Context: an optimization exercise on an open-source flow, tuned for small area. The choices shown serve that exercise and are no tape-out recipe.
Function was checked by simulation only, so behaviour that the tests miss may differ from the original.
Power figures rest on the tool's default switching activity, not on a simulated workload.

==> design/flow/design.v <==
`default_nettype none
module DRAM_READ #(parameter                             MAXBURST_LOG   = 4, 
                   parameter                             READNUM_SIZE   = 32,  
                   parameter                             DRAM_ADDRSPACE = 64,
                   parameter                             DRAM_DATAWIDTH = 512)
                  (input  wire                           CLK,
                   input  wire                           RST,
                   input  wire                           READ_REQ,
                   input  wire [DRAM_ADDRSPACE-1     :0] READ_INITADDR,
                   input  wire [READNUM_SIZE         :0] READ_NUM,
                   output wire [DRAM_DATAWIDTH-1     :0] READ_DATA,
                   output wire                           READ_DATAEN,
                   output wire                           READ_RDY,
                   input  wire [DRAM_DATAWIDTH-1     :0] AVALON_MM_READDATA,
                   input  wire                           AVALON_MM_READDATAVALID,
                   input  wire                           AVALON_MM_WAITREQUEST,
                   output wire [DRAM_ADDRSPACE-1     :0] AVALON_MM_ADDRESS,
                   output wire                           AVALON_MM_READ,
                   output wire                           AVALON_MM_WRITE,       
                   input  wire                           AVALON_MM_WRITEACK,    
                   output wire [DRAM_DATAWIDTH-1     :0] AVALON_MM_WRITEDATA,   
                   output wire [(DRAM_DATAWIDTH>>3)-1:0] AVALON_MM_BYTEENABLE,
                   output wire [MAXBURST_LOG         :0] AVALON_MM_BURSTCOUNT);
  localparam MAXBURST_NUM  = (1 << MAXBURST_LOG);
  localparam ACCESS_STRIDE = ((DRAM_DATAWIDTH>>3) << MAXBURST_LOG);
  reg [1:0]                         state;
  reg                               busy;
  reg [DRAM_ADDRSPACE-1:0]          address;
  reg                               read_request;
  reg [MAXBURST_LOG:0]              burstcount;
  reg [MAXBURST_LOG:0]              last_burstcount;
  reg [READNUM_SIZE-MAXBURST_LOG:0] burstnum;   
  always @(posedge CLK) begin
    if (RST) begin
      state           <= 0;
      busy            <= 0;
      address         <= 0;
      read_request    <= 0;
      burstcount      <= 0;
      last_burstcount <= 0;
      burstnum        <= 0;
    end else begin
      case (state)
        0: begin
          if (READ_REQ) begin
            state           <= 1;
            busy            <= 1;
            address         <= READ_INITADDR;
            last_burstcount <= (READ_NUM[MAXBURST_LOG-1:0] == 0) ? MAXBURST_NUM : {1'b0, READ_NUM[MAXBURST_LOG-1:0]};
            burstnum        <= (READ_NUM + (MAXBURST_NUM-1)) >> MAXBURST_LOG;
          end
        end
        1: begin
          state        <= 2;
          read_request <= 1;
          burstcount   <= (burstnum == 1) ? last_burstcount : MAXBURST_NUM;
        end
        2: begin
          if (!AVALON_MM_WAITREQUEST) begin
            state        <= (burstnum == 1) ? 0 : 1;
            busy         <= (burstnum != 1);
            address      <= address + ACCESS_STRIDE;
            read_request <= 0;
            burstnum     <= burstnum - 1;
          end
        end
      endcase
    end
  end
  assign READ_DATA            = AVALON_MM_READDATA;
  assign READ_DATAEN          = AVALON_MM_READDATAVALID;
  assign READ_RDY             = ~busy;
  assign AVALON_MM_ADDRESS    = address;
  assign AVALON_MM_READ       = read_request;
  assign AVALON_MM_WRITE      = 0;
  assign AVALON_MM_WRITEDATA  = 0;
  assign AVALON_MM_BYTEENABLE = {(DRAM_DATAWIDTH>>3){1'b1}};
  assign AVALON_MM_BURSTCOUNT = burstcount;
endmodule
module read(input  wire         clock,
            input  wire         resetn,
            input  wire [ 63:0] m_src_addr,       
            input  wire [ 31:0] m_input_index,    
            output wire [ 31:0] m_output_value,   
            output reg          m_ready_out,
            input  wire         m_valid_in,
            output reg          m_valid_out,
            input  wire         m_ready_in,
            input  wire [511:0] src_readdata,
            input  wire         src_readdatavalid,
            input  wire         src_waitrequest,
            output wire [ 31:0] src_address,
            output wire         src_read,
            output wire         src_write,
            input  wire         src_writeack,
            output wire [ 63:0] src_byteenable,
            output wire [  4:0] src_burstcount);
  localparam WIDTH            = 32;
  localparam ELEMS_PER_ACCESS = (512/WIDTH);
  wire              CLK;
  wire              RST;
  wire              start;
  reg  [ 31:0]      cycle;
  reg               finish;
  reg  [WIDTH-1:0]  check_value;
  reg               is_error;
  reg               returned;
  reg  [  1:0]      state;
  reg               request;
  reg  [ 31:0]      init_raddr;
  reg  [ 31:0]      datanum;
  wire [511:0]      dot;
  wire [511:0]      unused_writedata;   
  wire              doten;
  wire              ready;
  assign CLK            = clock;
  assign RST            = ~resetn;
  assign start          = &{m_ready_out, m_valid_in};
  assign m_output_value = (~is_error) ? cycle : 0;
  DRAM_READ #(4, 31, 32, 512)
  dram_read(CLK,
            RST, 
            request,
            init_raddr,
            datanum, 
            dot,
            doten,
            ready,
            src_readdata,
            src_readdatavalid,
            src_waitrequest,
            src_address,
            src_read,
            src_write,
            src_writeack,
            unused_writedata,
            src_byteenable,
            src_burstcount);
  always @(posedge CLK) begin
    if (RST || start) begin
      cycle  <= 0;
      finish <= 0;
    end else begin
      if (!finish)                  cycle  <= cycle + 1;
      if (&{(datanum == 1), doten}) finish <= 1;
    end
  end
  always @(posedge CLK) begin
    if      (RST || start) check_value <= 1;
    else if (doten)        check_value <= check_value + ELEMS_PER_ACCESS;
  end
  always @(posedge CLK) begin
    if      (RST || start)                              is_error <= 0;
    else if (&{(dot[WIDTH-1:0] != check_value), doten}) is_error <= 1;
  end
  always @(posedge CLK) begin
    if (RST) begin
      returned    <= 0;
      m_ready_out <= 1;
      m_valid_out <= 0;
    end else if (start) begin
      returned    <= 0;
      m_ready_out <= 0;
      m_valid_out <= 0;
    end else begin
      if (&{m_valid_out, m_ready_in}) begin
        returned    <= 1;
        m_ready_out <= 1; 
        m_valid_out <= 0; 
      end else begin
        m_valid_out <= (&{finish, ~returned}); 
      end
    end
  end
  always @(posedge CLK) begin
    if (RST) begin
      state      <= 0;
      request    <= 0;
      init_raddr <= 0;
      datanum    <= 0;
    end else begin
      case (state)
        0: begin
          if (start) begin
            state      <= 1;
            request    <= 1;
            init_raddr <= m_src_addr;
            datanum    <= (m_input_index + (ELEMS_PER_ACCESS-1)) >> 4;   
          end
        end
        1: begin
          state   <= 2;
          request <= 0;
        end
        2: begin
          if (finish) state   <= 0;
          if (doten)  datanum <= datanum - 1;
        end
      endcase
    end
  end
endmodule
`default_nettype wire
==> design/flow/run.sh <==
#!/bin/bash
# synth_recipe.tcl (not shown) runs the flow's synth.tcl, then flattens the netlist and writes it again
# the make line also repeats each setting of config.mk as NAME=value (left out here)
make -C /OpenROAD-flow-scripts/flow DESIGN_CONFIG=/design/flow/config.mk WORK_HOME=/design/flow/orfs CLKGATE_MAP_FILE= SYNTH_SCRIPT=/design/flow/synth_recipe.tcl finish
==> design/flow/config.mk <==
export PLATFORM = sky130hd
export DESIGN_NAME = read
export DESIGN_NICKNAME = read
export VERILOG_FILES = /design/flow/design.v
export SDC_FILE = /design/flow/constraint.sdc
export NUM_CORES = 4
export LEC_CHECK = 0
export CAP_MARGIN = 20
export CORE_AREA = 5 5 295 295
export DIE_AREA = 0 0 300 300
export SLEW_MARGIN = 20
==> design/flow/constraint.sdc <==
create_clock -name core_clock -period 4.0 [get_ports {clock}]
set_input_delay 0.8000 -clock core_clock [delete_from_list [all_inputs] [get_ports {clock}]]
set_output_delay 0.8000 -clock core_clock [all_outputs]
set_load 0.01 [all_outputs]
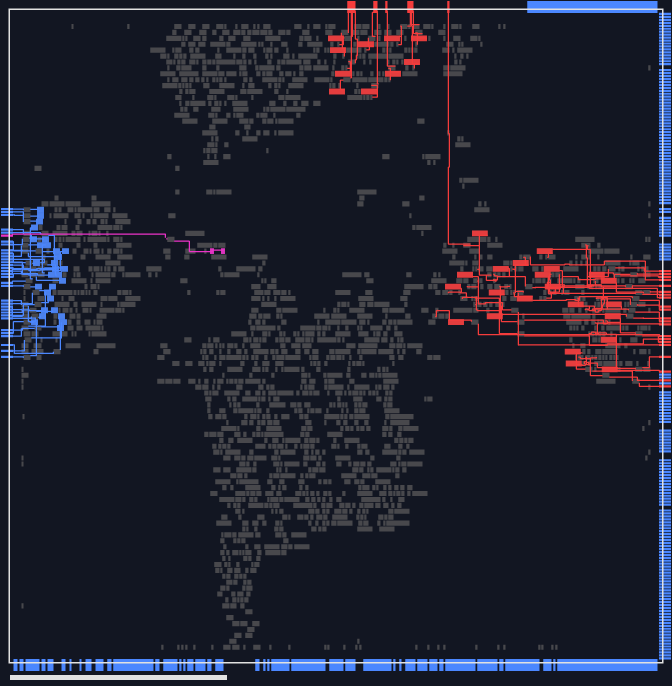
(images/port_trees.png)
Scale bar: 100 um.
colour	port	bits	direction	end cells	wire
red	src_address	32	output	32	2030 um
blue	src_readdata	512	input	29	643 um
magenta	m_ready_in	1	input	2	102 um

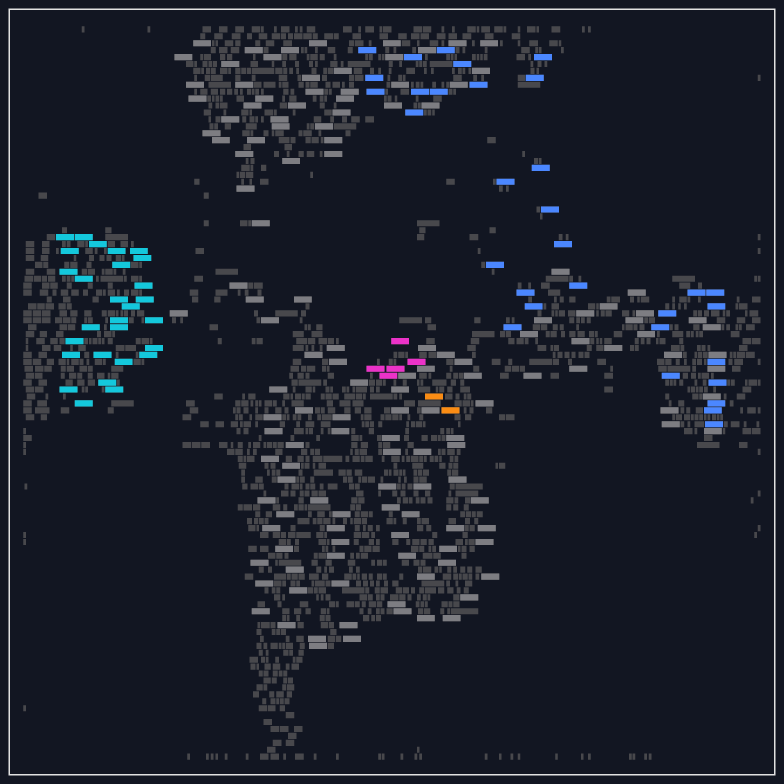
(images/ff_map.png)
Other sequential cells in the stronger grey, the rest of the logic in the fainter grey.
colour	signal	sequential cells
cyan	check_value	28
blue	init_raddr	32
magenta	dram_read.last_burstcount	5
orange	dram_read.state	2

==> cells in the mapped netlist, types with 14 or more instances <==
| library cell | count |
|---|---|
| nor4_1 | 45 |
| nor3_1 | 48 |
| buf_2 | 14 |
| and3_1 | 21 |
| o21ai_0 | 81 |
| o31a_1 | 15 |
| or4_1 | 17 |
| a31oi_1 | 27 |
| nor2_1 | 132 |
| inv_1 | 33 |
| nand4_1 | 59 |
| nor2b_1 | 31 |
| or3_1 | 24 |
| clkbuf_1 | 84 |
| nand2_1 | 181 |
| xnor2_1 | 48 |
| dfxtp_1 | 205 |
| a21oi_1 | 126 |
| nand3_1 | 57 |
| buf_4 | 65 |
| xor2_1 | 64 |
==> per-layer routing <==
| metal | GRT usage | part of all wire |
|---|---|---|
| met2 | 0.140 | 0.46 |
| met5 | 0 | 0.0013 |
| met3 | 0.0241 | 0.072 |
| met1 | 0.111 | 0.44 |
| met4 | 0.0210 | 0.022 |
==> area by class of cell <==
type | count | area (um^2) | area share
Multi-Input combinational cell | 1231 | 7230 | 0.459
Sequential cell | 205 | 4100 | 0.261
Timing Repair Buffer | 206 | 1970 | 0.125
Tap cell | 1080 | 1350 | 0.0858
Clock buffer | 38 | 807 | 0.0513
Inverter | 34 | 129 | 0.00819
Clock inverter | 12 | 128 | 0.00811
Antenna cell | 8 | 20.0 | 0.00127
==> how the worst max path moves through the flow <==
stage	start	to	slack, ns	cells past startpoint
6_report	m_input_index[8]	datanum[20]	1.23	6
3_3_place_gp	m_input_index[8]	datanum[20]	0.66	6
5_1_grt	is_error	m_output_value[30]	1.07	3
3_5_place_dp	m_input_index[8]	datanum[20]	0.64	6
4_1_cts	is_error	m_output_value[30]	1.11	3
2_1_floorplan	m_input_index[3]	datanum[23]	1.59	7
==> critical path, delay by kind of cell <==
family / cells / cell delay, ns
AOI/OAI and AO/OA: 2 / 0.42
buffers and inverters: 1 / 0.53
and+or+nand+nor: 3 / 1.50
==> flip-flops by register name (all words and copies together) (netlist names), 5 cells and up <==
signal and cells:
check_value 28, cycle 32, init_raddr 32, dram_read.burstcount 5, dram_read.last_burstcount 5, datanum 32
dram_read.address 32, dram_read.burstnum 28
==> where the power goes <==
group,internal (mW),switching (mW)
registers,2.36,0.444
logic,1.28,2.21
clock network,1.54,1.01
total,5.18,3.67
==> impl_metrics.json <==
{
  "hold_violations": 0,
  "drt_iter0_drc": 576,
  "dp.cells": 2755,
  "io_buffers": 173,
  "yosys-top-cells-area": "dfxtp_1 (34%), nand2_1 (5.6%), a21oi_1 (5.2%), xor2_1 (4.6%), nor2_1 (4.1%)",
  "status": "finished clean",
  "final_area_mm2": 0.0157,
  "synth-main-ff-cell": "dfxtp_1",
  "synth_top_family_by_area": "simple AND/OR/NAND/NOR gates",
  "crit_type": "in2reg",
  "synth_xor_area_frac": 0.0809,
  "initial_utilization": 0.145,
  "post-route-util": 0.188,
  "ant_nets": 0,
  "cp_cell_sequence": "clkdlybuf4s50_1 -> nand3_1 -> or3_1 -> or4_1 -> a21oi_1 -> o31a_1",
  "layout_commonest_cell": "dfxtp_1",
  "skew_ns": 0.0142,
  "cts_buffer_depth": 3,
  "rr_endpoint": "dram_read.burstnum[18]",
  "fmax_ghz": 0.362,
  "crit_arrival_ns": 3.27,
  "critPathLaunchType": "primary input",
  "ioPinCount": 752,
  "nFillCells": 9431,
  "synthMuxAreaShare": 0.00660,
  "hold_slack_ns": 0.450,
  "hold_path.class": "reg2reg",
  "core_region_area_mm2": 0.0836,
  "grt_max_degree": 47,
  "die_w_um": 300,
  "synthToLayoutAreaGrowth_pct": 29.8,
  "routedWlPerCell_um": 14.5,
  "htree_levels": 1
}

-- afterwards: timing with drivers on the ports --
In the flow no input, the clock included, has a driving cell. The finished layout below was timed again as built, in two steps.
Step 1 assumes that a clkbuf_16 drives the clock port and a buf_2 every other input.
Step 2 times the ports against the registers' clock, not the clock port: input delays grow and output delays shrink by t, the midpoint of the rising clock arrivals with the driver on.
a / b / c = ideal / step 1 / step 2; a / b = the first two.
t (ns): 0.614
setup WS [ns]: 1.235 / 1.175 / 0.617
cell pins on the clock port's net: 1
After both steps setup and hold are still met in this run. For this run, drivers alone change the setup slack by -0.060 ns; drivers and shift together by -0.618 ns.
